This design comes from an exercise in tuning for small area on the open sky130 flow, not from production work. At most, simulation tests tie the RTL to the original design; equivalence was not proved. Some runs may be left out. An edit can pass the tests and still lose a function that they never use. The RTL of runs 2 and 3 was laid out without a check of its function. Power figures rest on the tool's default switching activity, not on a simulated workload.

[flow/config.mk]
export PLATFORM = sky130hd
export DESIGN_NAME = ReorderBuffer
export DESIGN_NICKNAME = ReorderBuffer
export VERILOG_FILES = /design/flow/design.v
export SDC_FILE = /design/flow/constraint.sdc
export NUM_CORES = 8
export LEC_CHECK = 0
export CAP_MARGIN = 20
export CORE_MARGIN = 2
export CORE_UTILIZATION = 55
export CTS_BUF_LIST = sky130_fd_sc_hd__clkbuf_4
export CTS_CLUSTER_DIAMETER = 45
export CTS_CLUSTER_SIZE = 9
export PLACE_DENSITY = 0.6
export SLEW_MARGIN = 20
export SYNTH_HIERARCHICAL = 1
[flow/constraint.sdc]
create_clock -name core_clock -period 12.0 [get_ports {clk}]
set_input_delay 2.4000 -clock core_clock [delete_from_list [all_inputs] [get_ports {clk}]]
set_output_delay 2.4000 -clock core_clock [all_outputs]
set_load 0.01 [all_outputs]
[flow/design.v]
`timescale 1ns / 1ps
module ROBSel3(
  input   s0, d0,
  input   s1, d1,
  input   s2, d2,
  output  y
);
  assign y = !(s0 & d0 | s1 & d1 | s2 & d2);
endmodule  
module ROBSel2(
  input   s0, d0,
  input   s1, d1,
  output  y
);
  assign y = s0 & d0 | s1 & d1;
endmodule  
module ROBNand4(
  input   a, b, c, d,
  output  y
);
  assign y = !(a & b & c & d);
endmodule  
module ROBNand2(
  input   a, b,
  output  y
);
  assign y = !(a & b);
endmodule  
module ROBOr4(
  input   a, b, c, d,
  output  y
);
  assign y = a | b | c | d;
endmodule  
module ROBMux #(
  parameter W = 1
) (
  input   [31:0]      sel,
  input   [32 * W - 1:0] d,    
  output  [W - 1:0]   y
);
  genvar b, g;
  generate
    for (b = 0; b < W; b = b + 1) begin : g_bit
      wire [9:0] t;
      for (g = 0; g < 10; g = g + 1) begin : g_grp
        ROBSel3 u(
          .s0(sel[3 * g]),     .d0(d[(3 * g) * W + b]),
          .s1(sel[3 * g + 1]), .d1(d[(3 * g + 1) * W + b]),
          .s2(sel[3 * g + 2]), .d2(d[(3 * g + 2) * W + b]),
          .y(t[g])
        );
      end
      wire p;
      ROBSel2 u(
        .s0(sel[30]), .d0(d[30 * W + b]),
        .s1(sel[31]), .d1(d[31 * W + b]),
        .y(p)
      );
      wire [2:0] o;
      ROBNand4 n0(.a(t[0]), .b(t[1]), .c(t[2]), .d(t[3]), .y(o[0]));
      ROBNand4 n1(.a(t[4]), .b(t[5]), .c(t[6]), .d(t[7]), .y(o[1]));
      ROBNand2 n2(.a(t[8]), .b(t[9]), .y(o[2]));
      ROBOr4 r(.a(o[0]), .b(o[1]), .c(o[2]), .d(p), .y(y[b]));
    end
  endgenerate
endmodule  
`timescale 1ns / 1ps
module ReorderBuffer(
  input                   clk,
  input                   rst,
  input                   read_en,
  output                  can_read,
  output      [(5) - 1:0] read_rob_addr_out,
  output                      read_is_branch_taken_out,
  output      [(5) - 1:0]      read_pht_index_out,
  output      [(32) - 1:0]     read_inst_branch_target_out,
  output                      read_mem_write_flag_out,
  output                      read_mem_read_flag_out,
  output                      read_mem_sign_ext_flag_out,
  output      [3:0]           read_mem_sel_out,
  output      [(32) - 1:0]     read_mem_offset_out,
  output                      read_cp0_read_flag_out,
  output                      read_cp0_write_flag_out,
  output      [(8) - 1:0] read_cp0_addr_out,
  output      [(8) - 1:0] read_exception_type_out,
  output      [(6) - 1:0]    read_opgen_out,
  output      [(5) - 1:0]    read_shamt_out,
  output                      read_operand_is_ref_1_out,
  output                      read_operand_is_ref_2_out,
  output      [(32) - 1:0]     read_operand_data_1_out,
  output      [(32) - 1:0]     read_operand_data_2_out,
  output      [(32) - 1:0]     read_pc_out,
  input                   write_en,
  output                  can_write,
  output  [(5) - 1:0] write_rob_addr_out,
  input                   write_reg_write_en_in,
  input   [(5) - 1:0] write_reg_write_addr_in,
  input                   write_is_branch_taken_in,
  input   [(5) - 1:0]      write_pht_index_in,
  input   [(32) - 1:0]     write_inst_branch_target_in,
  input                   write_mem_write_flag_in,
  input                   write_mem_read_flag_in,
  input                   write_mem_sign_ext_flag_in,
  input   [3:0]           write_mem_sel_in,
  input   [(32) - 1:0]     write_mem_offset_in,
  input                   write_cp0_read_flag_in,
  input                   write_cp0_write_flag_in,
  input   [(8) - 1:0] write_cp0_addr_in,
  input   [(8) - 1:0] write_exception_type_in,
  input                   write_is_delayslot_in,
  input   [(6) - 1:0]    write_opgen_in,
  input   [(5) - 1:0]    write_shamt_in,
  input                   write_operand_is_ref_1_in,
  input                   write_operand_is_ref_2_in,
  input   [(32) - 1:0]     write_operand_data_1_in,
  input   [(32) - 1:0]     write_operand_data_2_in,
  input   [(32) - 1:0]     write_pc_in,
  input                   update_en,
  input   [(5) - 1:0] update_addr,
  input   [(32) - 1:0]     update_reg_write_data_in,
  input   [(8) - 1:0] update_exception_type_in,
  input                   commit_en,
  output                  can_commit,
  output                      commit_reg_write_en_out,
  output      [(5) - 1:0] commit_reg_write_addr_out,
  output      [(32) - 1:0]     commit_reg_write_data_out,
  output      [(8) - 1:0] commit_exception_type_out,
  output                      commit_is_delayslot_out,
  output      [(32) - 1:0]     commit_pc_out,
  input                   erase_en,
  input   [(5) - 1:0] erase_from_addr
);
  localparam AW = 5;
  localparam N = (2 ** (5));
  localparam CW = 39;      
  localparam RW = 172;     
  localparam UPD_W = 40;   
  reg [AW:0] head_ptr, read_ptr, tail_ptr;
  wire [AW:0] erase_ptr = {
    erase_from_addr >= head_ptr[AW - 1:0] ? head_ptr[AW] : !head_ptr[AW],
    erase_from_addr
  };
  wire [AW:0] head_ptr_fwd = commit_en ? head_ptr + 1'b1 : head_ptr;
  wire [AW:0] read_ptr_fwd = erase_en ? erase_ptr :
                             read_en ? read_ptr + 1'b1 : read_ptr;
  wire [AW:0] tail_ptr_fwd = erase_en ? erase_ptr :
                             write_en ? tail_ptr + 1'b1 : tail_ptr;
  always @(posedge clk) begin
    if (!rst) begin
      head_ptr <= 0;
      read_ptr <= 0;
      tail_ptr <= 0;
    end
    else begin
      head_ptr <= head_ptr_fwd;
      read_ptr <= read_ptr_fwd;
      tail_ptr <= tail_ptr_fwd;
    end
  end
  wire do_write = write_en && !erase_en;
  wire [CW - 1:0] write_c = {
    write_pc_in, write_is_delayslot_in, write_reg_write_addr_in,
    write_reg_write_en_in
  };
  wire [RW - 1:0] write_r = {
    write_is_branch_taken_in, write_pht_index_in, write_inst_branch_target_in,
    write_mem_write_flag_in, write_mem_read_flag_in, write_mem_sign_ext_flag_in,
    write_mem_sel_in, write_mem_offset_in, write_cp0_read_flag_in,
    write_cp0_write_flag_in, write_cp0_addr_in, write_opgen_in, write_shamt_in,
    write_operand_is_ref_1_in, write_operand_is_ref_2_in,
    write_operand_data_2_in, write_exception_type_in, write_operand_data_1_in
  };
  wire [UPD_W - 1:0] update_d = {
    update_exception_type_in, update_reg_write_data_in
  };
  wire [N - 1:0] wsel, usel, rsel, hsel;
  reg  [N - 1:0] done;
  reg  [CW - 1:0] line_c [N - 1:0];
  reg  [RW - 1:0] line_r [N - 1:0];
  wire [N * (RW + 32) - 1:0] rd_lines;
  wire [N * (CW + UPD_W) - 1:0] cm_lines;
  genvar i;
  generate
    for (i = 0; i < N; i = i + 1) begin : g_line
      assign wsel[i] = do_write && tail_ptr[AW - 1:0] == i;
      assign usel[i] = update_en && update_addr == i;
      assign rsel[i] = read_ptr[AW - 1:0] == i;
      assign hsel[i] = head_ptr[AW - 1:0] == i;
      always @(posedge clk) begin
        if (usel[i]) done[i] <= 1'b1;
        else if (wsel[i]) done[i] <= 1'b0;
      end
      always @(posedge clk) begin
        if (wsel[i]) begin
          line_c[i] <= write_c;
          line_r[i][RW - 1:UPD_W] <= write_r[RW - 1:UPD_W];
        end
        if (wsel[i] || usel[i]) begin
          line_r[i][UPD_W - 1:0] <= ({UPD_W{wsel[i]}} & write_r[UPD_W - 1:0]) |
                                    ({UPD_W{usel[i]}} & update_d);
        end
      end
      assign rd_lines[i * (RW + 32) +: RW + 32] = {line_c[i][CW - 1:CW - 32], line_r[i]};
      assign cm_lines[i * (CW + UPD_W) +: CW + UPD_W] = {line_c[i], line_r[i][UPD_W - 1:0]};
    end
  endgenerate
  wire [RW - 1:0] rd_r;
  wire [31:0]     rd_pc;
  wire [CW - 1:0] cm_c;
  wire [UPD_W - 1:0] cm_u;
  ROBMux #(.W(RW + 32)) rd_mux(.sel(rsel), .d(rd_lines), .y({rd_pc, rd_r}));
  ROBMux #(.W(CW + UPD_W)) cm_mux(.sel(hsel), .d(cm_lines), .y({cm_c, cm_u}));
  assign read_rob_addr_out = read_ptr[AW - 1:0];
  assign {
    read_is_branch_taken_out, read_pht_index_out, read_inst_branch_target_out,
    read_mem_write_flag_out, read_mem_read_flag_out, read_mem_sign_ext_flag_out,
    read_mem_sel_out, read_mem_offset_out, read_cp0_read_flag_out,
    read_cp0_write_flag_out, read_cp0_addr_out, read_opgen_out, read_shamt_out,
    read_operand_is_ref_1_out, read_operand_is_ref_2_out,
    read_operand_data_2_out, read_exception_type_out, read_operand_data_1_out
  } = rd_r;
  assign read_pc_out = rd_pc;
  assign {
    commit_pc_out, commit_is_delayslot_out, commit_reg_write_addr_out,
    commit_reg_write_en_out
  } = cm_c;
  assign {commit_exception_type_out, commit_reg_write_data_out} = cm_u;
  assign write_rob_addr_out = tail_ptr_fwd[AW - 1:0];
  wire foe_head = head_ptr_fwd[AW - 1:0] == tail_ptr_fwd[AW - 1:0];
  wire done_fwd = update_en && head_ptr_fwd[AW - 1:0] == update_addr ? 1'b1 :
                  do_write && head_ptr_fwd == tail_ptr ? 1'b0 :
                  done[head_ptr_fwd[AW - 1:0]];
  assign can_read = read_ptr_fwd != tail_ptr_fwd;
  assign can_write = !(foe_head && head_ptr_fwd != tail_ptr_fwd);
  assign can_commit = head_ptr_fwd != tail_ptr_fwd && done_fwd;
endmodule  
[flow/run.sh]
#!/bin/bash
# synth_recipe.tcl (not shown) runs the flow's synth.tcl, then flattens the netlist and writes it again
# the make line also repeats each setting of config.mk as NAME=value (left out here)
make -C /OpenROAD-flow-scripts/flow DESIGN_CONFIG=/design/flow/config.mk WORK_HOME=/design/flow/orfs CLKGATE_MAP_FILE= SYNTH_SCRIPT=/design/flow/synth_recipe.tcl finish
==> impl_metrics.csv, run 1 <==
group,metric,value,unit
run_status,status,"no timing/DRC/antenna violations",
hold_path,min_path_cells,2,
cells_and_area,final_net_count,15000,
setup_path,path_cells,"ha_1, nand2_1, nor2_4, buf_4, buf_4, a222oi_1, nand4_1, or4_1, clkdlybuf4s50_1",
floorplanning,dieWidth,688,microns
routing,viasPerCell,8.70,
setup_path,critPathMaxFanout,37,
placed_design,globalplace.congestion,0.947,
cts,cts.sinks,6802,
cts,htree_levels,6,
cells_and_area,layout_common_cells,"edfxtp_1 (6752), a222oi_1 (2830), a22o_1 (1563)",
global_route,grt_max_degree,99,
cts,cts-resized-gates,0,
yosys,synthMuxAreaShare,0.0136,%
yosys,yosysWarnings,9,
setup_path,worstSetupStartpointType,"flip-flop",
yosys,synth_xor_area_share,0.141,%
setup_path,crit_slowest_cell,"buf_4",
global_route,grt_pass1_wl,1440,mm
yosys,yosys_most_used_dff,"edfxtp_1",
cts,numCtsBuffers,861,
cells_and_area,areaGrowthSynthToFinish,9.83,%
setup_path,rr_endpoint,"line_r[20][65]",
yosys,syn-cell-area,258000,sq um
setup_path,reg2reg_slack,6.90,ns
routing,detail-route-antenna-nets,0,
sta,tightest_slew,1.39,ns
routing,first_pass_iters,28,
placed_design,dpl.hpwl,525,mm
sta,timing.final.ws_setup,1.80,ns
sta,hold_viol_final,0,
cells_and_area,n_fill_cell,33700,
sta,setup-tns-final,0,ns
yosys,synth_nets,13700,
global_route,grt_usage,44.3,%
pwr,power_leakage,0.0889,uW
job,drv_cap,0,
pwr,finalPower,41100,uW
pwr,p_per_area,145,nW/um^2
cts,cts_hold_buffers,0,
sta,fmax,98.0,MHz
global_route,grt-ovfl-total,0,
setup_path,max_stage_delay,1.05,ns
yosys,synth-compound-area-share,16.6,%
placed_design,pre_cts_slack,3.62,ns
setup_path,arrival,7.80,ns
yosys,synth_top_family_by_area,"compound AO/OA/AOI/OAI gates",
sta,fin_crit_sh,85.0,%
sta,maxSlewViolCount,0,
yosys,synth_area_leaders,"edfxtp_1 (79%), a222oi_1 (11%), a22o_1 (5.3%), nand4_1 (1.4%), or4_1 (0.82%)",
cts,postCtsSetupBuffers,0,
routing,wl_per_cell,50.9,microns
floorplanning,start_util,55.2,%
yosys,synth_fa_ha_area_share,0.112,%
yosys,synth_top_area_cell,"edfxtp_1",
setup_path,criticalPathCategory,"flip-flop to primary output",
hold_path,hp-class,"flip-flop to flip-flop",
yosys,yosysSeqAreaShare,79.1,%
routing,drt_wl_total,1080,mm
routing,vias,185000,
sta,maxSlewHeadroom,7.45,%
pwr,peakVddDrop,0.000124,V
yosys,syn_inst,13400,
floorplanning,fp.dieArea,474000,sq um
sta,fin_crit,10.20,ns
cts,cts.path.max_buffers,4,
setup_path,path_delay_family,"buffers and inverters",
global_route,grt_pass1_vias,176000,
run 1: stage by stage:
stage          instance area (sq um)  hold WS (ns)
6_report                      283000         0.488
5_1_grt                       283000         0.513
4_1_cts                       283000         0.486
3_5_place_dp                  274000         0.467
3_3_place_gp                  274000         0.469
2_1_floorplan                 258000         0.427
run 1: cell usage after synthesis, types with 43 or more instances:
cell,count
nand2_1,326
clkbuf_1,461
buf_2,77
nand4_1,571
or4_1,283
edfxtp_1,6752
inv_1,47
a22o_1,1563
o22ai_1,43
dfxtp_1,50
nor2_1,115
a222oi_1,2830
run 1: worst register-to-register path, stage by stage (launching register included):
cell      delay (ns)
dfxtp_1         0.98
nand2b_1        0.68
nor2_1          0.42
and2_4          0.71
buf_4           0.82
buf_12          0.65
run 1: modules after synthesis (local to each module, per instance), excerpt:
| module | cell area, sq um | copies in the design | cells |
|---|---|---|---|
| ReorderBuffer | 220000 | 1 | 9132 |
| ROBSel3 | 10.0 | 2830 | 1 |
| ROBSel2 | 8.76 | 283 | 1 |
| ROBOr4 | 7.51 | 283 | 1 |
| ROBNand4 | 6.26 | 566 | 1 |
| ROBNand2 | 3.75 | 283 | 1 |
run 1: final cells by class:
cell class                 count  area (sq um)  share of cell area (%)
timing repair buffer        1044          9920                    3.51
sequential                  6802        204000                    72.0
multi-input combinational   5971         52500                    18.5
antenna                      134           335                   0.118
clock inverter               138          1470                   0.520
clock buffer                 936          7030                    2.48
tap                         6198          7750                    2.74
inverter                      53           229                  0.0809
run 1: routing by layer:
metal / up-vias / share of wire (%) / wire length, microns / GRT usage (%)
li1: 66400 / - / - / -
met1: 92800 / 33 / 352000 / 57.2
met2: 20900 / 42 / 454000 / 63.1
met3: 4821 / 18 / 197000 / 18.6
met4: 101 / 7.2 / 77700 / 25.1
met5: - / 0.19 / 2010 / 3.34
run 1: logic make-up (layout without fill, tap and decap cells):
group | Yosys count | after routing
XOR/XNOR | 40 | 40
other | 0 | 134
AND/OR/NAND/NOR | 1413 | 1413
multiplexers | 3 | 3
adder cells (fa/ha/maj) | 23 | 23
flip-flops | 6802 | 6802
buffers and inverters | 604 | 2171
AO/OA/AOI/OAI | 4492 | 4492
run 1: registers in the layout (all words and copies together), names as in the netlist:
signal / cells
line_r: 5504
line_c: 1248
done: 32
head_ptr: 6
read_ptr: 6
tail_ptr: 6
run 1: worst max-delay path by stage:
stage	end	slack, ns	cells past startpoint
floorplan	read_cp0_addr_out[0]	1.33	7
global placement	can_commit	3.48	8
detailed placement	can_commit	3.62	8
CTS	commit_exception_type_out[3]	2.33	9
global route	commit_reg_write_data_out[4]	2.01	9
finish	commit_exception_type_out[3]	1.80	9
run 1: where the power goes:
part | leakage, uW | internal (uW) | switching, uW
logic | 0.0215 | 816 | 1940
clock network | 0.00502 | 4290 | 7770
registers | 0.0624 | 26200 | 67.1
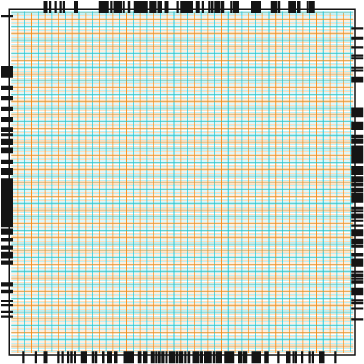
(run_1/power_grid.png)
(0.5 px per micron) Pins as bars on the die edge.
Cyan shows VDD. Orange shows VSS.
50 straps on met5. 50 straps on met4.

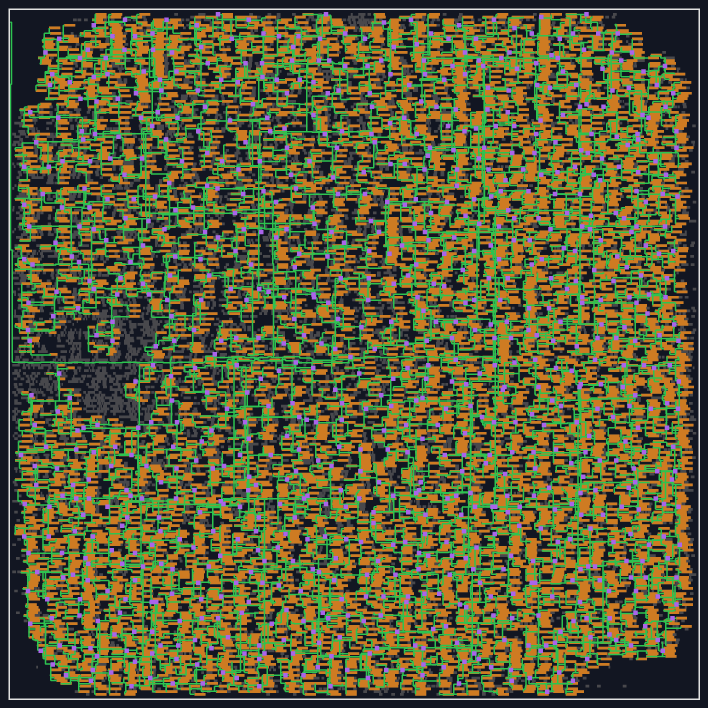
(run_1/clk_routes.png)
(1 px per micron)
Purple shows clock drivers, count 861. Green shows clock wires, length 75.1 mm. Orange shows flip-flops, count 6802.
Position of the flops: widely spread. There are 862 routed clock nets.
Setup Skew: 0.153 ns
worst skew pair latency: 2.03 ns
Clk power: 12100 uW
Clk network pwr share: 29.3%

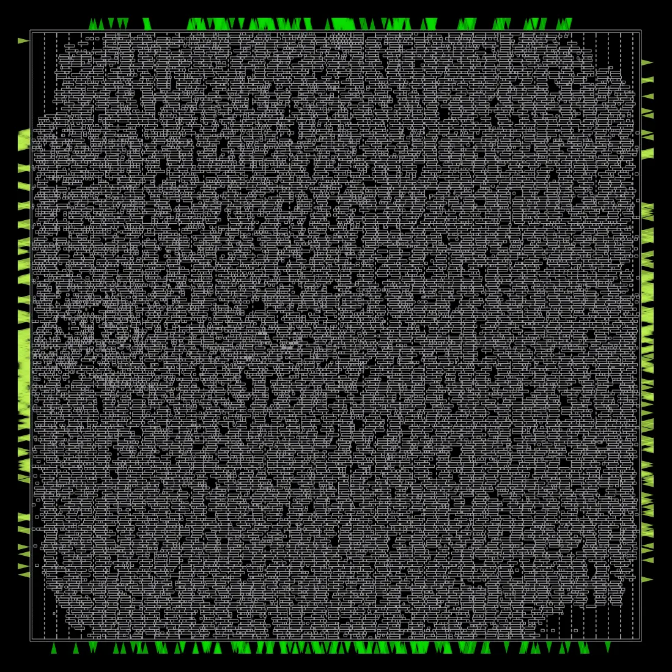
(run_1/placement.png)
FF+latch count: 6802
FP Rows: 251
post-route insts no fill: 21300
register share of the cell area: 72.0%
placeable core area: 467000 sq um

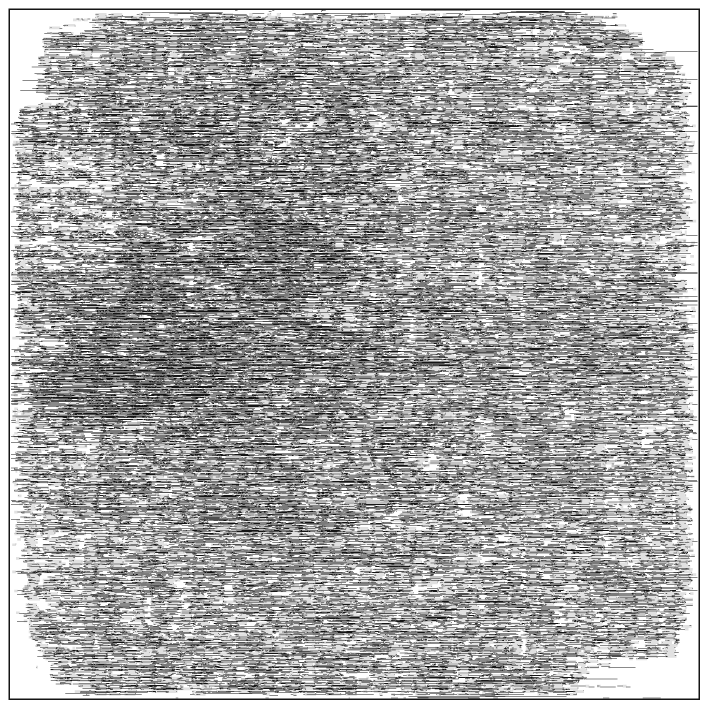
(run_1/layer_met1.png)
(1 px per micron) Cells faint in the background.
The layer carries 352 mm of wire. 14651 nets have wire on it.

==> run 1 -> run 2 <==
--- a/flow/design.v
+++ b/flow/design.v
@@ -13,23 +13,5 @@
   output  y
 );
-  assign y = s0 & d0 | s1 & d1;
-endmodule  
-module ROBNand4(
-  input   a, b, c, d,
-  output  y
-);
-  assign y = !(a & b & c & d);
-endmodule  
-module ROBNand2(
-  input   a, b,
-  output  y
-);
-  assign y = !(a & b);
-endmodule  
-module ROBOr4(
-  input   a, b, c, d,
-  output  y
-);
-  assign y = a | b | c | d;
+  assign y = !(s0 & d0 | s1 & d1);
 endmodule  
 module ROBMux #(
@@ -43,5 +25,5 @@
   generate
     for (b = 0; b < W; b = b + 1) begin : g_bit
-      wire [9:0] t;
+      wire [10:0] t;
       for (g = 0; g < 10; g = g + 1) begin : g_grp
         ROBSel3 u(
@@ -52,15 +34,10 @@
         );
       end
-      wire p;
       ROBSel2 u(
         .s0(sel[30]), .d0(d[30 * W + b]),
         .s1(sel[31]), .d1(d[31 * W + b]),
-        .y(p)
+        .y(t[10])
       );
-      wire [2:0] o;
-      ROBNand4 n0(.a(t[0]), .b(t[1]), .c(t[2]), .d(t[3]), .y(o[0]));
-      ROBNand4 n1(.a(t[4]), .b(t[5]), .c(t[6]), .d(t[7]), .y(o[1]));
-      ROBNand2 n2(.a(t[8]), .b(t[9]), .y(o[2]));
-      ROBOr4 r(.a(o[0]), .b(o[1]), .c(o[2]), .d(p), .y(y[b]));
+      assign y[b] = !(&t);
     end
   endgenerate
--- a/flow/config.mk
+++ b/flow/config.mk
@@ -9,7 +9,4 @@
 export CORE_MARGIN = 2
 export CORE_UTILIZATION = 55
-export CTS_BUF_LIST = sky130_fd_sc_hd__clkbuf_4
-export CTS_CLUSTER_DIAMETER = 45
-export CTS_CLUSTER_SIZE = 9
 export PLACE_DENSITY = 0.6
 export SLEW_MARGIN = 20
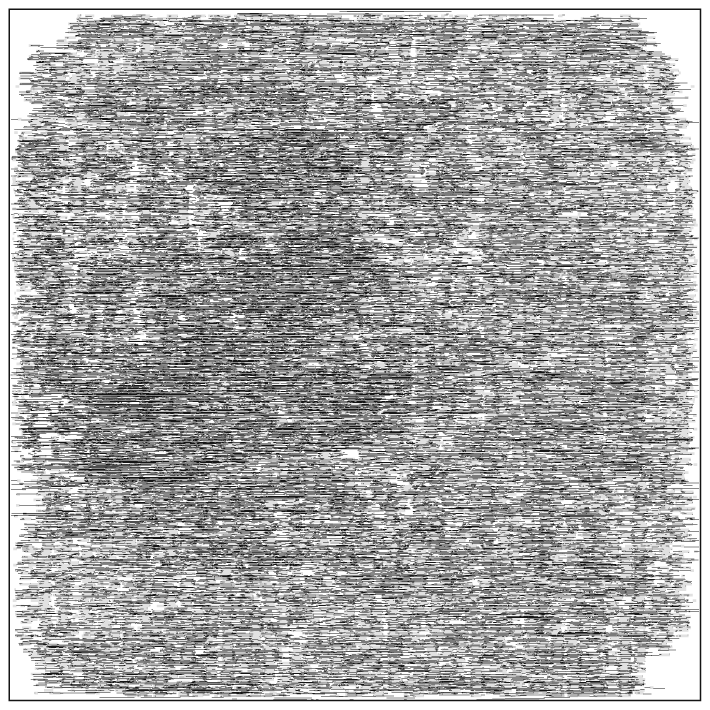
(run_2/layer_met1.png)
(1 px per micron) Cells faint in the background.
The longest straight run is 117 microns. 14436 nets have wire on it. The layer carries 351 mm of wire. The layer holds 33% of the routed length. The wires run mostly horizontal.

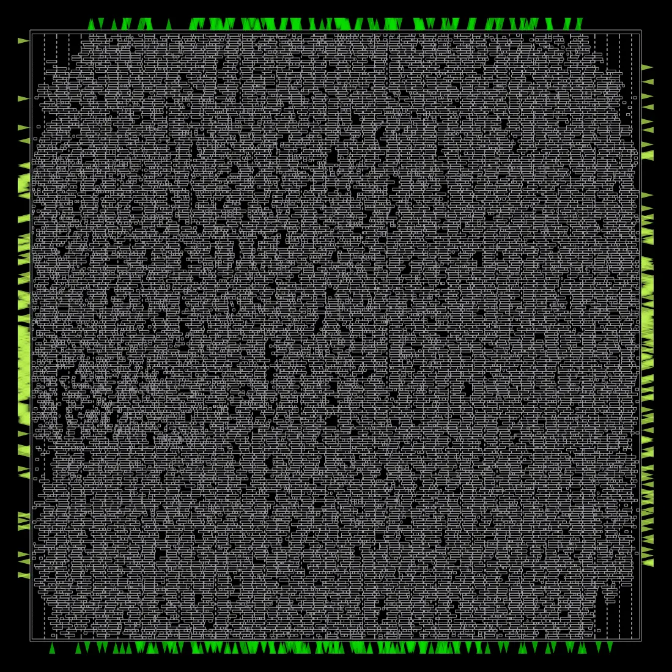
(run_2/placement.png)
placeable core area: 468000 sq um
post-route insts no fill: 21400

==> impl_metrics.csv, run 2 <==
group,metric,value,unit
hold_path,hp-class,"flip-flop to flip-flop",
global_route,grt_pass1_vias,175000,
cells_and_area,reg_top3,"line_r: 5504 flops, line_c: 1248 flops, done: 32 flops",
routing,wl_per_cell,49.3,microns
sta,maxSlewViolCount,0,
floorplanning,fp.dieArea,476000,sq um
setup_path,max_stage_delay,1.03,ns
cells_and_area,areaGrowthSynthToFinish,14.7,%
setup_path,path_delay_family,"buffers and inverters",
setup_path,arrival,6.81,ns
global_route,antenna_found_initial,132,
cts,cts.path.max_buffers,4,
yosys,synth_nets,13700,
cts,postCtsSetupBuffers,0,
setup_path,crit_slowest_cell,"nor2_4",
pwr,p_switching,11200,uW
cts,root_buffer,"clkbuf_16",
yosys,yosys_most_used_dff,"edfxtp_1",
pwr,p_per_area,167,nW/um^2
floorplanning,start_util,55.3,%
sta,hold_viol_final,0,
pwr,pwr-share-clk,41.6,%
pwr,power_leakage,0.0931,uW
cells_and_area,final_net_count,14800,
routing,vias,183000,
cts,htree_levels,6,
floorplanning,std_cell_rows,251,
global_route,grt_max_degree,107,
yosys,yosysWarnings,9,
pwr,p_int,38500,uW
sta,maxSlewHeadroom,2.58,%
global_route,grt_pass1_wl,1410,mm
cells_and_area,layout_common_cells,"edfxtp_1 (6752), a222oi_1 (2830), a22o_1 (1280)",
sta,fin_crit_sh,76.8,%
sta,rsz0062_at_grt,"false",
pwr,peakVddDrop,0.000170,V
job,drv_cap,0,
cells_and_area,largest_register_ffs,5504,
floorplanning,dieWidth,690,microns
setup_path,worstSetupStartpointType,"flip-flop",
run_status,status,"no timing/DRC/antenna violations",
cts,cts-resized-gates,0,
yosys,synth.top_cells.by_count,"edfxtp_1 (6752), a222oi_1 (2830), a22o_1 (1280), nand4_1 (571), clkbuf_1 (461)",
global_route,grt_usage,43.0,%
routing,viasPerCell,8.57,
hold_path,min_path_cells,2,
pwr,p_seq_share,53.0,%
sta,fin_skew,0.0534,ns
routing,detail-route-antenna-nets,0,
placed_design,dpl.hpwl,512,mm
yosys,syn-cell-area,259000,sq um
cells_and_area,regMostFlops,"line_r",
setup_path,path_cells,"inv_1, ha_1, nand2_1, nor2_4, buf_4, buf_4, a222oi_1, nand3_1, or3_1, clkdlybuf4s50_1",
pwr,switching_share,22.5,%
sta,fmax,109,MHz
cts,numCtsBuffers,682,
yosys,synth_area_leaders,"edfxtp_1 (78%), a222oi_1 (11%), a22o_1 (4.3%), nand4_1 (1.4%), a22oi_2 (1.4%)",
global_route,top_usage_layer,"met2",
setup_path,critPathMaxFanout,32,
pwr,p_comb_share,5.5,%
sta,tightest_slew,1.46,ns
global_route,grt-ovfl-total,0,
yosys,synth_top_area_cell,"edfxtp_1",
cts,clk_latency,1.16,ns
sta,timing.hold.ws,0.486,ns
global_route,gr-usage-met1,56.9,%
setup_path,cp_num_cells,10,
yosys,synth.most_common_cell,"edfxtp_1",
sta,finalSetupViolations,0,
cts,cts.sinks,6802,
setup_path,criticalPathCategory,"flip-flop to primary output",
sta,fin_crit,9.21,ns
global_route,grt_use_met2,61.0,%
yosys,syn_inst,13400,
placed_design,globalplace.congestion,0.937,
routing,drt_wl_total,1050,mm
global_route,use_met3,17.4,%
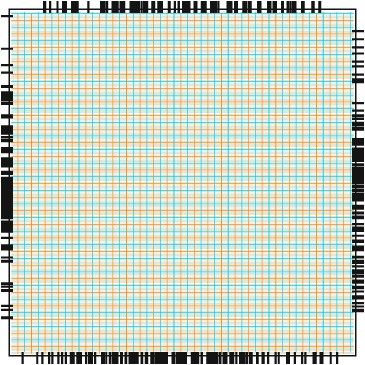
(run_2/power_grid.png)
(0.5 px per micron) Pins as bars on the die edge.
Cyan shows VDD. Orange shows VSS.
50 straps on met4. 50 straps on met5. 252 met1 rails follow the rows.

## run 2: changes by cell type after synthesis, sizes merged
cell / before / now
or4: 283 / 0
nand3: 6 / 289
or3: 4 / 287
a22oi: 0 / 283
nand2: 326 / 43
a22o: 1563 / 1280
## run 2: path summary, 6_finish.rpt
path / startpoint / end / slack, ns
worst min register to register: done[30] / done[30] / 0.49
worst max-delay path: head_ptr[1] / commit_reg_write_data_out[2] / 2.79
worst min-delay path: done[30] / done[30] / 0.49
worst max register to register: tail_ptr[2] / line_r[22][67] / 6.76
## run 2: cell families (layout without fill, tap and decap cells)
logic type	Yosys count	in the layout	share of synthesized area [%]
flops	6802	6802	78.8
compound gates	4492	4492	16.9
simple gates	1413	1413	3.14
buf+inv	604	2325	0.931
xor+xnor	40	40	0.141
fa+ha+maj	23	23	0.111
mux	3	3	0.0135
other cells	0	105	0
## run 2: layout make-up
| class | instances | area, sq um |
|---|---|---|
| antenna | 105 | 263 |
| clock buffer | 851 | 17900 |
| clock inverter | 387 | 3340 |
| fill | 32600 | 171000 |
| inverter | 53 | 229 |
| multi-input combinational | 5971 | 53500 |
| sequential | 6802 | 204000 |
| tap | 6198 | 7750 |
| timing repair buffer | 1034 | 9860 |
## run 2: power groups by stage
stage               logic [uW]  registers, uW  clock network [uW]
global placement          2560          26800                   0
global route              2740          26300               21600
finish                    2720          26300               20600
detailed placement        2600          26800                   0
CTS                       2610          26300               20600
floorplan                 1010          26800                   0
## run 2: metal layers
metal	share of wire (%)	vias to the layer above
li1	-	66100
met3	18	4572
met4	6.8	64
met2	42	20300
met1	33	92300
met5	0.092	-
## run 2: per-module statistics from Yosys (local to each module, per instance), a selection
module,cell area [sq um],cells inside
ROBSel2,12.5,1
ROBSel3,10.0,1
ReorderBuffer,220000,9132
## run 2: stage by stage
step / power, uW / setup slack [ns] / std cells / area (sq um)
after floorplan: 27800 / 0.941 / 13400 / 259000
after global placement: 29400 / 2.93 / 20000 / 275000
after detailed placement: 29400 / 3.02 / 20100 / 275000
after CTS: 49600 / 2.98 / 21300 / 297000
after global routing: 50600 / 2.73 / 21300 / 296000
final: 49700 / 2.79 / 21400 / 297000
## run 2: worst register-to-register path, delay by kind of cell (launching register included)
family / cells / cell delay (ns)
flops: 1 / 0.95
simple gates: 3 / 1.87
buf+inv: 2 / 1.92
--- run 3 (changed files replaced; the others as in run 2) ---
==> flow/design.v <==
`timescale 1ns / 1ps
module ROBLine(
  input                   clk,
  input                   rst,
  input                   write_en,
  input                   write_reg_write_en_in,
  input   [(5) - 1:0] write_reg_write_addr_in,
  input                   write_is_branch_taken_in,
  input   [(5) - 1:0]      write_pht_index_in,
  input   [(32) - 1:0]     write_inst_branch_target_in,
  input                   write_mem_write_flag_in,
  input                   write_mem_read_flag_in,
  input                   write_mem_sign_ext_flag_in,
  input   [3:0]           write_mem_sel_in,
  input   [(32) - 1:0]     write_mem_offset_in,
  input                   write_cp0_read_flag_in,
  input                   write_cp0_write_flag_in,
  input   [(8) - 1:0] write_cp0_addr_in,
  input   [(8) - 1:0] write_exception_type_in,
  input                   write_is_delayslot_in,
  input   [(6) - 1:0]    write_opgen_in,
  input   [(5) - 1:0]    write_shamt_in,
  input                   write_operand_is_ref_1_in,
  input                   write_operand_is_ref_2_in,
  input   [(32) - 1:0]     write_operand_data_1_in,
  input   [(32) - 1:0]     write_operand_data_2_in,
  input   [(32) - 1:0]     write_pc_in,
  input                   update_en,
  input   [(32) - 1:0]     update_reg_write_data_in,
  input   [(8) - 1:0] update_exception_type_in,
  output reg                  done_out,
  output reg                  reg_write_en_out,
  output reg  [(5) - 1:0] reg_write_addr_out,
  output reg  [(32) - 1:0]     reg_write_data_out,
  output reg                  is_branch_taken_out,
  output reg  [(5) - 1:0]      pht_index_out,
  output reg  [(32) - 1:0]     inst_branch_target_out,
  output reg                  mem_write_flag_out,
  output reg                  mem_read_flag_out,
  output reg                  mem_sign_ext_flag_out,
  output reg  [3:0]           mem_sel_out,
  output reg  [(32) - 1:0]     mem_offset_out,
  output reg                  cp0_read_flag_out,
  output reg                  cp0_write_flag_out,
  output reg  [(8) - 1:0] cp0_addr_out,
  output reg  [(8) - 1:0] exception_type_out,
  output reg                  is_delayslot_out,
  output reg  [(6) - 1:0]    opgen_out,
  output reg  [(5) - 1:0]    shamt_out,
  output reg                  operand_is_ref_1_out,
  output reg                  operand_is_ref_2_out,
  output reg  [(32) - 1:0]     operand_data_1_out,
  output reg  [(32) - 1:0]     operand_data_2_out,
  output reg  [(32) - 1:0]     pc_out
);
  always @(posedge clk) begin
    if (!rst) begin
      done_out <= 0;
      reg_write_en_out <= 0;
      reg_write_addr_out <= 0;
      reg_write_data_out <= 0;
      is_branch_taken_out <= 0;
      pht_index_out <= 0;
      inst_branch_target_out <= 0;
      mem_write_flag_out <= 0;
      mem_read_flag_out <= 0;
      mem_sign_ext_flag_out <= 0;
      mem_sel_out <= 0;
      mem_offset_out <= 0;
      cp0_read_flag_out <= 0;
      cp0_write_flag_out <= 0;
      cp0_addr_out <= 0;
      exception_type_out <= 0;
      is_delayslot_out <= 0;
      opgen_out <= 0;
      shamt_out <= 0;
      operand_is_ref_1_out <= 0;
      operand_is_ref_2_out <= 0;
      operand_data_1_out <= 0;
      operand_data_2_out <= 0;
      pc_out <= 0;
    end
    else if (update_en) begin
      done_out <= 1;
      reg_write_data_out <= update_reg_write_data_in;
      exception_type_out <= update_exception_type_in;
    end
    else if (write_en) begin
      done_out <= 0;
      reg_write_en_out <= write_reg_write_en_in;
      reg_write_addr_out <= write_reg_write_addr_in;
      reg_write_data_out <= 0;
      is_branch_taken_out <= write_is_branch_taken_in;
      pht_index_out <= write_pht_index_in;
      inst_branch_target_out <= write_inst_branch_target_in;
      mem_write_flag_out <= write_mem_write_flag_in;
      mem_read_flag_out <= write_mem_read_flag_in;
      mem_sign_ext_flag_out <= write_mem_sign_ext_flag_in;
      mem_sel_out <= write_mem_sel_in;
      mem_offset_out <= write_mem_offset_in;
      cp0_read_flag_out <= write_cp0_read_flag_in;
      cp0_write_flag_out <= write_cp0_write_flag_in;
      cp0_addr_out <= write_cp0_addr_in;
      exception_type_out <= write_exception_type_in;
      is_delayslot_out <= write_is_delayslot_in;
      opgen_out <= write_opgen_in;
      shamt_out <= write_shamt_in;
      operand_is_ref_1_out <= write_operand_is_ref_1_in;
      operand_is_ref_2_out <= write_operand_is_ref_2_in;
      operand_data_1_out <= write_operand_data_1_in;
      operand_data_2_out <= write_operand_data_2_in;
      pc_out <= write_pc_in;
    end
  end
endmodule  
`timescale 1ns / 1ps
module ReorderBuffer(
  input                   clk,
  input                   rst,
  input                   read_en,
  output                  can_read,
  output reg  [(5) - 1:0] read_rob_addr_out,
  output reg                  read_is_branch_taken_out,
  output reg  [(5) - 1:0]      read_pht_index_out,
  output reg  [(32) - 1:0]     read_inst_branch_target_out,
  output reg                  read_mem_write_flag_out,
  output reg                  read_mem_read_flag_out,
  output reg                  read_mem_sign_ext_flag_out,
  output reg  [3:0]           read_mem_sel_out,
  output reg  [(32) - 1:0]     read_mem_offset_out,
  output reg                  read_cp0_read_flag_out,
  output reg                  read_cp0_write_flag_out,
  output reg  [(8) - 1:0] read_cp0_addr_out,
  output reg  [(8) - 1:0] read_exception_type_out,
  output reg  [(6) - 1:0]    read_opgen_out,
  output reg  [(5) - 1:0]    read_shamt_out,
  output reg                  read_operand_is_ref_1_out,
  output reg                  read_operand_is_ref_2_out,
  output reg  [(32) - 1:0]     read_operand_data_1_out,
  output reg  [(32) - 1:0]     read_operand_data_2_out,
  output reg  [(32) - 1:0]     read_pc_out,
  input                   write_en,
  output                  can_write,
  output  [(5) - 1:0] write_rob_addr_out,
  input                   write_reg_write_en_in,
  input   [(5) - 1:0] write_reg_write_addr_in,
  input                   write_is_branch_taken_in,
  input   [(5) - 1:0]      write_pht_index_in,
  input   [(32) - 1:0]     write_inst_branch_target_in,
  input                   write_mem_write_flag_in,
  input                   write_mem_read_flag_in,
  input                   write_mem_sign_ext_flag_in,
  input   [3:0]           write_mem_sel_in,
  input   [(32) - 1:0]     write_mem_offset_in,
  input                   write_cp0_read_flag_in,
  input                   write_cp0_write_flag_in,
  input   [(8) - 1:0] write_cp0_addr_in,
  input   [(8) - 1:0] write_exception_type_in,
  input                   write_is_delayslot_in,
  input   [(6) - 1:0]    write_opgen_in,
  input   [(5) - 1:0]    write_shamt_in,
  input                   write_operand_is_ref_1_in,
  input                   write_operand_is_ref_2_in,
  input   [(32) - 1:0]     write_operand_data_1_in,
  input   [(32) - 1:0]     write_operand_data_2_in,
  input   [(32) - 1:0]     write_pc_in,
  input                   update_en,
  input   [(5) - 1:0] update_addr,
  input   [(32) - 1:0]     update_reg_write_data_in,
  input   [(8) - 1:0] update_exception_type_in,
  input                   commit_en,
  output                  can_commit,
  output reg                  commit_reg_write_en_out,
  output reg  [(5) - 1:0] commit_reg_write_addr_out,
  output reg  [(32) - 1:0]     commit_reg_write_data_out,
  output reg  [(8) - 1:0] commit_exception_type_out,
  output reg                  commit_is_delayslot_out,
  output reg  [(32) - 1:0]     commit_pc_out,
  input                   erase_en,
  input   [(5) - 1:0] erase_from_addr
);
  wire                line_write_en[(2 ** (5)) - 1:0];
  wire                line_update_en[(2 ** (5)) - 1:0];
  wire                robl_done[(2 ** (5)) - 1:0];
  wire                robl_reg_write_en[(2 ** (5)) - 1:0];
  wire[(5) - 1:0] robl_reg_write_addr[(2 ** (5)) - 1:0];
  wire[(32) - 1:0]     robl_reg_write_data[(2 ** (5)) - 1:0];
  wire                robl_is_branch_taken[(2 ** (5)) - 1:0];
  wire[(5) - 1:0]      robl_pht_index[(2 ** (5)) - 1:0];
  wire[(32) - 1:0]     robl_inst_branch_target[(2 ** (5)) - 1:0];
  wire                robl_mem_write_flag[(2 ** (5)) - 1:0];
  wire                robl_mem_read_flag[(2 ** (5)) - 1:0];
  wire                robl_mem_sign_ext_flag[(2 ** (5)) - 1:0];
  wire[3:0]           robl_mem_sel[(2 ** (5)) - 1:0];
  wire[(32) - 1:0]     robl_mem_offset[(2 ** (5)) - 1:0];
  wire                robl_cp0_read_flag[(2 ** (5)) - 1:0];
  wire                robl_cp0_write_flag[(2 ** (5)) - 1:0];
  wire[(8) - 1:0] robl_cp0_addr[(2 ** (5)) - 1:0];
  wire[(8) - 1:0] robl_exception_type[(2 ** (5)) - 1:0];
  wire                robl_is_delayslot[(2 ** (5)) - 1:0];
  wire[(6) - 1:0]    robl_opgen[(2 ** (5)) - 1:0];
  wire[(5) - 1:0]    robl_shamt[(2 ** (5)) - 1:0];
  wire                robl_operand_is_ref_1[(2 ** (5)) - 1:0];
  wire                robl_operand_is_ref_2[(2 ** (5)) - 1:0];
  wire[(32) - 1:0]     robl_operand_data_1[(2 ** (5)) - 1:0];
  wire[(32) - 1:0]     robl_operand_data_2[(2 ** (5)) - 1:0];
  wire[(32) - 1:0]     robl_pc[(2 ** (5)) - 1:0];
  genvar i;
  generate
    for (i = 0; i < (2 ** (5)); i = i + 1) begin
      ROBLine line(
        .clk                          (clk),
        .rst                          (rst),
        .write_en                     (line_write_en[i]),
        .write_reg_write_en_in        (write_reg_write_en_in),
        .write_reg_write_addr_in      (write_reg_write_addr_in),
        .write_is_branch_taken_in     (write_is_branch_taken_in),
        .write_pht_index_in           (write_pht_index_in),
        .write_inst_branch_target_in  (write_inst_branch_target_in),
        .write_mem_write_flag_in      (write_mem_write_flag_in),
        .write_mem_read_flag_in       (write_mem_read_flag_in),
        .write_mem_sign_ext_flag_in   (write_mem_sign_ext_flag_in),
        .write_mem_sel_in             (write_mem_sel_in),
        .write_mem_offset_in          (write_mem_offset_in),
        .write_cp0_read_flag_in       (write_cp0_read_flag_in),
        .write_cp0_write_flag_in      (write_cp0_write_flag_in),
        .write_cp0_addr_in            (write_cp0_addr_in),
        .write_exception_type_in      (write_exception_type_in),
        .write_is_delayslot_in        (write_is_delayslot_in),
        .write_opgen_in               (write_opgen_in),
        .write_shamt_in               (write_shamt_in),
        .write_operand_is_ref_1_in    (write_operand_is_ref_1_in),
        .write_operand_is_ref_2_in    (write_operand_is_ref_2_in),
        .write_operand_data_1_in      (write_operand_data_1_in),
        .write_operand_data_2_in      (write_operand_data_2_in),
        .write_pc_in                  (write_pc_in),
        .update_en                    (line_update_en[i]),
        .update_reg_write_data_in     (update_reg_write_data_in),
        .update_exception_type_in     (update_exception_type_in),
        .done_out                     (robl_done[i]),
        .reg_write_en_out             (robl_reg_write_en[i]),
        .reg_write_addr_out           (robl_reg_write_addr[i]),
        .reg_write_data_out           (robl_reg_write_data[i]),
        .is_branch_taken_out          (robl_is_branch_taken[i]),
        .pht_index_out                (robl_pht_index[i]),
        .inst_branch_target_out       (robl_inst_branch_target[i]),
        .mem_write_flag_out           (robl_mem_write_flag[i]),
        .mem_read_flag_out            (robl_mem_read_flag[i]),
        .mem_sign_ext_flag_out        (robl_mem_sign_ext_flag[i]),
        .mem_sel_out                  (robl_mem_sel[i]),
        .mem_offset_out               (robl_mem_offset[i]),
        .cp0_read_flag_out            (robl_cp0_read_flag[i]),
        .cp0_write_flag_out           (robl_cp0_write_flag[i]),
        .cp0_addr_out                 (robl_cp0_addr[i]),
        .exception_type_out           (robl_exception_type[i]),
        .is_delayslot_out             (robl_is_delayslot[i]),
        .opgen_out                    (robl_opgen[i]),
        .shamt_out                    (robl_shamt[i]),
        .operand_is_ref_1_out         (robl_operand_is_ref_1[i]),
        .operand_is_ref_2_out         (robl_operand_is_ref_2[i]),
        .operand_data_1_out           (robl_operand_data_1[i]),
        .operand_data_2_out           (robl_operand_data_2[i]),
        .pc_out                       (robl_pc[i])
      );
    end
  endgenerate
  reg[5:0] head_ptr, read_ptr, tail_ptr;
  wire[5:0] head_ptr_fwd, read_ptr_fwd, tail_ptr_fwd;
  wire[5:0] erase_ptr = {
    erase_from_addr >= head_ptr[5 - 1:0] ?
        head_ptr[5] : !head_ptr[5],
    erase_from_addr
  };
  assign head_ptr_fwd = commit_en ? head_ptr + 1 : head_ptr;
  assign read_ptr_fwd = erase_en ? erase_ptr :
                        read_en ? read_ptr + 1 : read_ptr;
  assign tail_ptr_fwd = erase_en ? erase_ptr :
                        write_en ? tail_ptr + 1 : tail_ptr;
  assign write_rob_addr_out = tail_ptr_fwd[5 - 1:0];
  wire foe_head = head_ptr_fwd[5 - 1:0] == tail_ptr_fwd[5 - 1:0];
  wire foe_read = read_ptr_fwd[5 - 1:0] == tail_ptr_fwd[5 - 1:0];
  wire robl_done_fwd = update_en && head_ptr_fwd[5 - 1:0] == update_addr ?
      1 : write_en && !erase_en && head_ptr_fwd == tail_ptr ?
      0 : robl_done[head_ptr_fwd[5 - 1:0]];
  assign can_read = !(foe_read && read_ptr_fwd == tail_ptr_fwd);
  assign can_write = !(foe_head && head_ptr_fwd != tail_ptr_fwd);
  assign can_commit = !(foe_head && head_ptr_fwd == tail_ptr_fwd) && robl_done_fwd;
  generate
    for (i = 0; i < (2 ** (5)); i = i + 1) begin
      assign line_write_en[i] = write_en && !erase_en ?
          tail_ptr[5 - 1:0] == i : 0;
    end
  endgenerate
  generate
    for (i = 0; i < (2 ** (5)); i = i + 1) begin
      assign line_update_en[i] = update_en ? update_addr == i : 0;
    end
  endgenerate
  always @(*) begin
    if (!rst) begin
      read_rob_addr_out <= 0;
      read_is_branch_taken_out <= 0;
      read_pht_index_out <= 0;
      read_inst_branch_target_out <= 0;
      read_mem_write_flag_out <= 0;
      read_mem_read_flag_out <= 0;
      read_mem_sign_ext_flag_out <= 0;
      read_mem_sel_out <= 0;
      read_mem_offset_out <= 0;
      read_cp0_read_flag_out <= 0;
      read_cp0_write_flag_out <= 0;
      read_cp0_addr_out <= 0;
      read_exception_type_out <= 0;
      read_opgen_out <= 0;
      read_shamt_out <= 0;
      read_operand_is_ref_1_out <= 0;
      read_operand_is_ref_2_out <= 0;
      read_operand_data_1_out <= 0;
      read_operand_data_2_out <= 0;
      read_pc_out <= 0;
    end
    else begin
      read_rob_addr_out <= read_ptr[5 - 1:0];
      if (write_en && !erase_en && read_ptr[5 - 1:0] ==
                                   tail_ptr[5 - 1:0]) begin
        read_is_branch_taken_out <= write_is_branch_taken_in;
        read_pht_index_out <= write_pht_index_in;
        read_inst_branch_target_out <= write_inst_branch_target_in;
        read_mem_write_flag_out <= write_mem_write_flag_in;
        read_mem_read_flag_out <= write_mem_read_flag_in;
        read_mem_sign_ext_flag_out <= write_mem_sign_ext_flag_in;
        read_mem_sel_out <= write_mem_sel_in;
        read_mem_offset_out <= write_mem_offset_in;
        read_cp0_read_flag_out <= write_cp0_read_flag_in;
        read_cp0_write_flag_out <= write_cp0_write_flag_in;
        read_cp0_addr_out <= write_cp0_addr_in;
        read_exception_type_out <= write_exception_type_in;
        read_opgen_out <= write_opgen_in;
        read_shamt_out <= write_shamt_in;
        read_operand_is_ref_1_out <= write_operand_is_ref_1_in;
        read_operand_is_ref_2_out <= write_operand_is_ref_2_in;
        read_operand_data_1_out <= write_operand_data_1_in;
        read_operand_data_2_out <= write_operand_data_2_in;
        read_pc_out <= write_pc_in;
      end
      else begin
        read_is_branch_taken_out <= robl_is_branch_taken[read_ptr[5 - 1:0]];
        read_pht_index_out <= robl_pht_index[read_ptr[5 - 1:0]];
        read_inst_branch_target_out <= robl_inst_branch_target[read_ptr[5 - 1:0]];
        read_mem_write_flag_out <= robl_mem_write_flag[read_ptr[5 - 1:0]];
        read_mem_read_flag_out <= robl_mem_read_flag[read_ptr[5 - 1:0]];
        read_mem_sign_ext_flag_out <= robl_mem_sign_ext_flag[read_ptr[5 - 1:0]];
        read_mem_sel_out <= robl_mem_sel[read_ptr[5 - 1:0]];
        read_mem_offset_out <= robl_mem_offset[read_ptr[5 - 1:0]];
        read_cp0_read_flag_out <= robl_cp0_read_flag[read_ptr[5 - 1:0]];
        read_cp0_write_flag_out <= robl_cp0_write_flag[read_ptr[5 - 1:0]];
        read_cp0_addr_out <= robl_cp0_addr[read_ptr[5 - 1:0]];
        read_exception_type_out <= robl_exception_type[read_ptr[5 - 1:0]];
        read_opgen_out <= robl_opgen[read_ptr[5 - 1:0]];
        read_shamt_out <= robl_shamt[read_ptr[5 - 1:0]];
        read_operand_is_ref_1_out <= robl_operand_is_ref_1[read_ptr[5 - 1:0]];
        read_operand_is_ref_2_out <= robl_operand_is_ref_2[read_ptr[5 - 1:0]];
        read_operand_data_1_out <= robl_operand_data_1[read_ptr[5 - 1:0]];
        read_operand_data_2_out <= robl_operand_data_2[read_ptr[5 - 1:0]];
        read_pc_out <= robl_pc[read_ptr[5 - 1:0]];
      end
    end
  end
  always @(*) begin
    if (!rst) begin
      commit_reg_write_en_out <= 0;
      commit_reg_write_addr_out <= 0;
      commit_reg_write_data_out <= 0;
      commit_exception_type_out <= 0;
      commit_is_delayslot_out <= 0;
      commit_pc_out <= 0;
    end
    else begin
      commit_reg_write_en_out <= robl_reg_write_en[head_ptr[5 - 1:0]];
      commit_reg_write_addr_out <= robl_reg_write_addr[head_ptr[5 - 1:0]];
      commit_is_delayslot_out <= robl_is_delayslot[head_ptr[5 - 1:0]];
      commit_pc_out <= robl_pc[head_ptr[5 - 1:0]];
      if (update_en && head_ptr[5 - 1:0] == update_addr) begin
        commit_reg_write_data_out <= update_reg_write_data_in;
        commit_exception_type_out <= update_exception_type_in;
      end
      else begin
        commit_reg_write_data_out <= robl_reg_write_data[head_ptr[5 - 1:0]];
        commit_exception_type_out <= robl_exception_type[head_ptr[5 - 1:0]];
      end
    end
  end
  always @(posedge clk) begin
    if (!rst) begin
      head_ptr <= 0;
    end
    else if (commit_en) begin
      head_ptr <= head_ptr + 1;
    end
  end
  always @(posedge clk) begin
    if (!rst) begin
      read_ptr <= 0;
    end
    else if (erase_en) begin
      read_ptr <= erase_ptr;
    end
    else if (read_en) begin
      read_ptr <= read_ptr + 1;
    end
  end
  always @(posedge clk) begin
    if (!rst) begin
      tail_ptr <= 0;
    end
    else if (erase_en) begin
      tail_ptr <= erase_ptr;
    end
    else if (write_en) begin
      tail_ptr <= tail_ptr + 1;
    end
  end
endmodule  
==> flow/config.mk <==
export PLATFORM = sky130hd
export DESIGN_NAME = ReorderBuffer
export DESIGN_NICKNAME = ReorderBuffer
export VERILOG_FILES = /design/flow/design.v
export SDC_FILE = /design/flow/constraint.sdc
export NUM_CORES = 8
export LEC_CHECK = 0
export CAP_MARGIN = 30
export CORE_MARGIN = 2
export CORE_UTILIZATION = 30
export PLACE_DENSITY = 0.36
export SLEW_MARGIN = 30
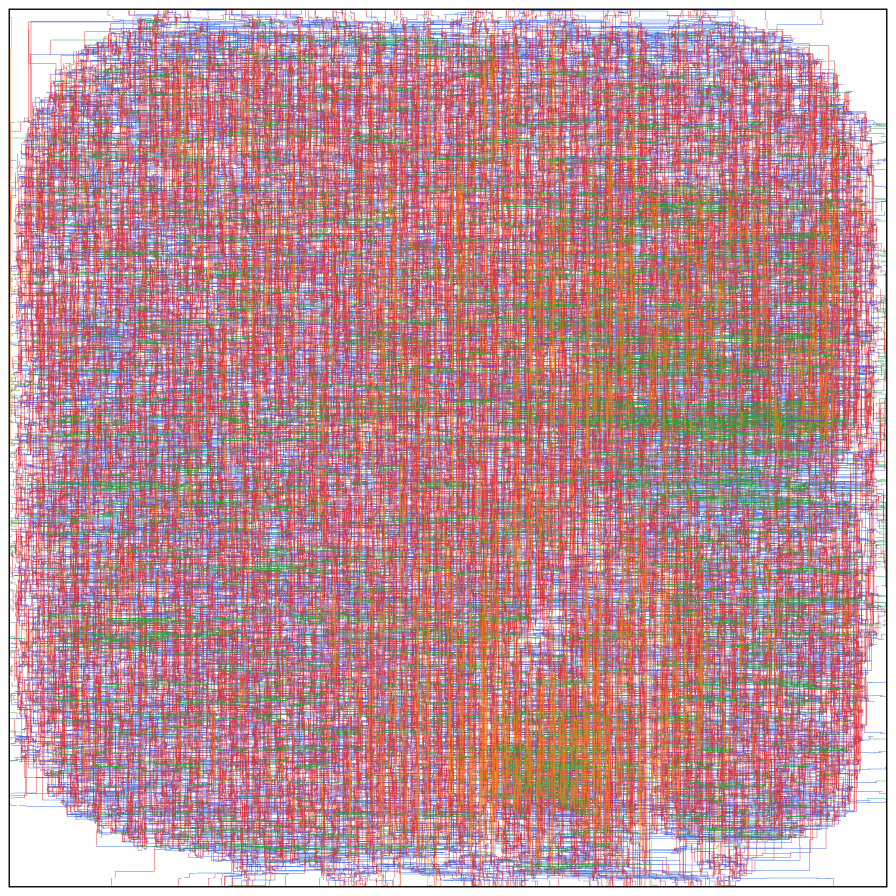
(run_3/wires.png)
Blue shows metal 1, wire length 924 mm. Orange shows metal 4, wire length 124 mm. Purple shows metal 5, wire length 345 microns. Red shows metal 2, wire length 989 mm. Green shows metal 3, wire length 203 mm.

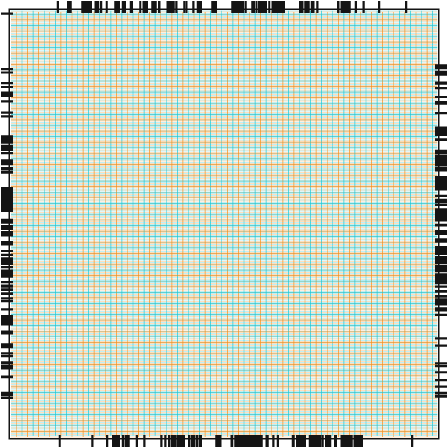
(run_3/power_grid.png)
Pins as bars on the die edge.
Orange shows VSS. Cyan shows VDD.
76 straps on met5. 564 signal pins sit on the boundary.
Max rail drop VDD: 0.000147 V
placeable core area: 1090000 sq um

==> impl_metrics.csv, run 3 <==
group,metric,value,unit
sta,fin_skew,0.0728,ns
placed_design,dpl.hpwl,1160,mm
sta,finalSetupViolations,0,
floorplanning,io-pin-count,564,
yosys,yosysSeqAreaShare,48.0,%
sta,timing.final.ws_setup,1.82,ns
placed_design,port_buffers,563,
cells_and_area,drive_above_1_share,7.49,%
floorplanning,std_cell_rows,383,
cts,cts_hold_buffers,0,
cts,cts-resized-gates,0,
cts,cts.reportedPaths.clkPinSlew,0.06,ns
hold_path,min_from,"genblk1[0].line.operand_data_2_out[1]",
placed_design,globalplace.congestion,0.898,
global_route,antenna_found_initial,178,
routing,wl_per_cell,40.4,microns
floorplanning,start_util,30.0,%
routing,drc,0,
cells_and_area,final_common_cell,"nand2_1",
cts,clk_latency,1.25,ns
floorplanning,dieWidth,1.05,mm
cts,postCtsSetupBuffers,0,
cts,htree_levels,6,
sta,hold_viol_final,0,
routing,drtIter0Drc,53400,
pwr,p_comb_share,7.0,%
setup_path,rr_worst_depth,11,
sta,setup-tns-final,0,ns
sta,maxSlewViolCount,0,
cts,numCtsBuffers,933,
yosys,yosysWarnings,2,
routing,detail-route-antenna-nets,0,
run_status,status,"no timing/DRC/antenna violations",
sta,rsz0062_at_grt,"false",
placed_design,pre_cts_slack,3.00,ns
routing,drt_wl_total,2240,mm
setup_path,worstSetupStartpointType,"flip-flop",
yosys,synth_area_leaders,"dfxtp_1 (48%), nand2_1 (16%), a21oi_1 (10%), a22oi_1 (5.2%), clkbuf_1 (3.8%)",
cells_and_area,areaGrowthSynthToFinish,15.3,%
global_route,grt-ovfl-total,0,
pwr,p_switching,16000,uW
sta,fin_crit_sh,84.8,%
global_route,grt_pass1_vias,312000,
hold_path,min_path_cells,2,
setup_path,critical_path.endpoint_type,"primary output",
yosys,yosys_most_used_dff,"dfxtp_1",
routing,viasPerCell,6.18,
floorplanning,die_y,1.05,mm
yosys,synth_nets,42400,
pwr,pwr-share-clk,49.4,%
global_route,grt_usage,38.9,%
pwr,p_per_area,160,nW/um^2
sta,maxSlewHeadroom,12.9,%
pwr,power_leakage,0.118,uW
routing,first_pass_iters,13,
setup_path,required,9.60,ns
pwr,p_seq_share,43.6,%
yosys,synth_top_area_cell,"dfxtp_1",
yosys,syn_inst,42200,
cts,cts.sinks,7826,
job,drv_cap,0,
setup_path,rr_endpoint,"genblk1[27].line.operand_data_1_out[10]",
sta,fin_crit,10.18,ns
routing,vias,343000,
yosys,syn-cell-area,326000,sq um
cts,cts_tree,"yes",
setup_path,reg2reg_slack,7.04,ns
sta,fmax,98.3,MHz
sta,tightest_slew,1.31,ns
floorplanning,fp.dieArea,1100000,sq um
cts,root_buffer,"clkbuf_16",
cells_and_area,n_fill_cell,112000,
yosys,avgSynthCellArea,7.74,sq um
global_route,grt_pass1_wl,2960,mm
pwr,switching_share,26.6,%
setup_path,r2r-start,"tail_ptr[0]",
pwr,finalPower,60200,uW
hold_path,holdPathEnd,"genblk1[0].line.operand_data_2_out[1]",
yosys,synth_top_area_share,48.0,%
global_route,grt_max_degree,189,
setup_path,criticalPathCategory,"flip-flop to primary output",
yosys,yosys.cell_types.count,75,
hold_path,hp-class,"flip-flop to flip-flop",
yosys,synth-edff-count,0,
cells_and_area,layout_common_cells,"nand2_1 (13900), dfxtp_1 (7820), a21oi_1 (6796)",
cts,cts.path.max_buffers,5,
setup_path,critPathMaxFanout,25,
yosys,synth_seq_cells,7826,
cells_and_area,final_net_count,40500,
yosys,async_reset_ff_share,0,%
pwr,p_int,44200,uW
yosys,synth.most_common_cell,"nand2_1",
setup_path,arrival,7.78,ns
yosys,synth.top_cells.by_count,"nand2_1 (13900), dfxtp_1 (7826), a21oi_1 (6802), clkbuf_1 (3333), a22oi_1 (2280)",
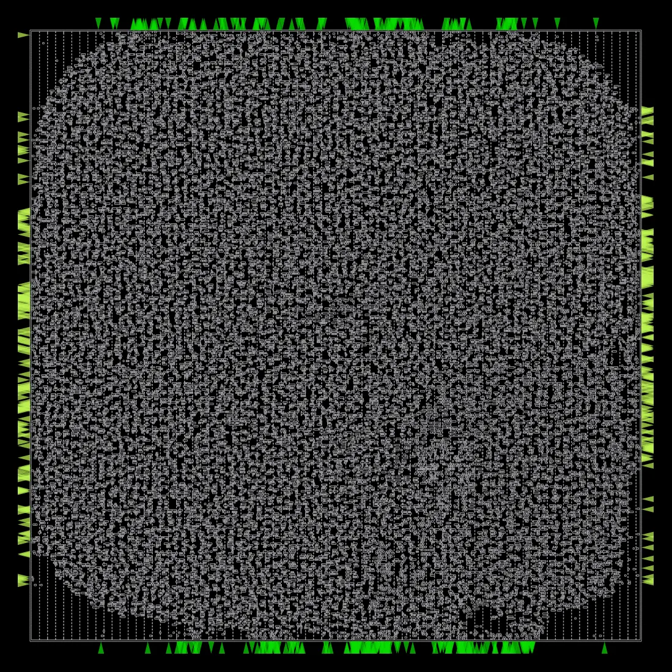
(run_3/placement.png)
register share of the cell area: 41.6%
final core occ: 34.6%

run 3: layout make-up:
cell class	count	area, sq um	share of cell area, %
diodes	83	208	0.0552
clock inverters	208	2370	0.631
multi-input cells	29600	152000	40.3
flip-flops and latches	7826	157000	41.6
well taps	14400	18100	4.80
inverters	21	91.3	0.0243
clock buffers	1498	28800	7.65
repair buffers	1824	18300	4.87
run 3: logic make-up (layout without fill, tap and decap cells):
group / Yosys count / count (layout) / synth area share, %
buffers and inverters: 4721 / 3551 / 6.04
XOR/XNOR: 48 / 48 / 0.135
flip-flops: 7826 / 7826 / 48.0
multiplexers: 93 / 93 / 0.293
adder cells (fa/ha/maj): 23 / 23 / 0.0882
AND/OR/NAND/NOR: 16800 / 16800 / 20.3
other: 0 / 83 / 0
AO/OA/AOI/OAI: 12600 / 12600 / 25.1
run 3: worst max-delay path by stage:
| stage | slack (ns) | to | depth (start not counted) | from |
|---|---|---|---|---|
| after global routing | 1.99 | read_pc_out[26] | 11 | read_ptr[0] |
| after detailed placement | 3.00 | read_pc_out[26] | 9 | write_en |
| after CTS | 2.15 | read_pc_out[26] | 11 | read_ptr[0] |
| after global placement | 2.45 | read_operand_data_2_out[20] | 9 | write_en |
| final | 1.82 | read_pc_out[26] | 11 | read_ptr[0] |
| after floorplan | 5.45 | can_commit | 8 | commit_en |
run 3: metrics by stage:
| step | cells | instance area, sq um | hold WS (ns) |
|---|---|---|---|
| after floorplan | 42200 | 326000 | 0.433 |
| after global placement | 53700 | 344000 | 0.438 |
| after detailed placement | 53700 | 345000 | 0.443 |
| after CTS | 55400 | 376000 | 0.452 |
| after global routing | 55400 | 376000 | 0.463 |
| final | 55500 | 376000 | 0.450 |
run 3: per-layer routing:
layer / routed length (microns) / track usage (%)
met1: 924000 / 51.8
met2: 989000 / 61.0
met3: 203000 / 6.99
met4: 124000 / 18.3
met5: 345 / 0.0303
run 3: power by group through the flow:
| stage | Sequential (uW) | Combinational (uW) | Clock (uW) |
|---|---|---|---|
| after global routing | 26300 | 4220 | 30900 |
| after detailed placement | 26800 | 4060 | 0 |
| after global placement | 26800 | 4040 | 0 |
| after CTS | 26200 | 4070 | 30000 |
| final | 26300 | 4210 | 29700 |
| after floorplan | 26800 | 1810 | 0 |
run 3: worst max-delay path: stages (launching register included):
cell and delay [ns]:
dfxtp_1 0.58, ha_2 0.55, buf_4 0.45, and4b_4 0.68, buf_4 0.93, buf_4 0.70, a221oi_1 0.23, nand4_1 0.16
or3_1 0.32, o211ai_1 0.15, a21oi_1 0.87, clkdlybuf4s50_1 0.73

==> separate check: timing with driven ports <==
The flow's constraints put no driver on any port. The routed layouts listed below were extracted and timed again, unchanged, in two steps. Step 1 sets driving cells, clkbuf_16 on the clock port and buf_2 on the other inputs (assumed; they add their load-dependent delay and slew). Step 2 moves the port delays by t, midway between the first and last clock arrival at a register: inputs arrive t later, outputs are due t later. That takes back most of the time a late clock gives input paths. Slacks: ideal / step 1 / step 2; pairs: ideal / step 1.
| run | shift t [ns] | setup WS [ns] | worst setup path at the end |
|---|---|---|---|
| run 1 | 2.093 | 1.796 / 1.666 / 3.470 | input to output |
| run 2 | 1.272 | 2.785 / 2.652 / 2.870 | input to output |
| run 3 | 1.376 | 1.825 / 1.663 / 2.790 | input to output |
After both steps setup and hold are still met in every run listed.
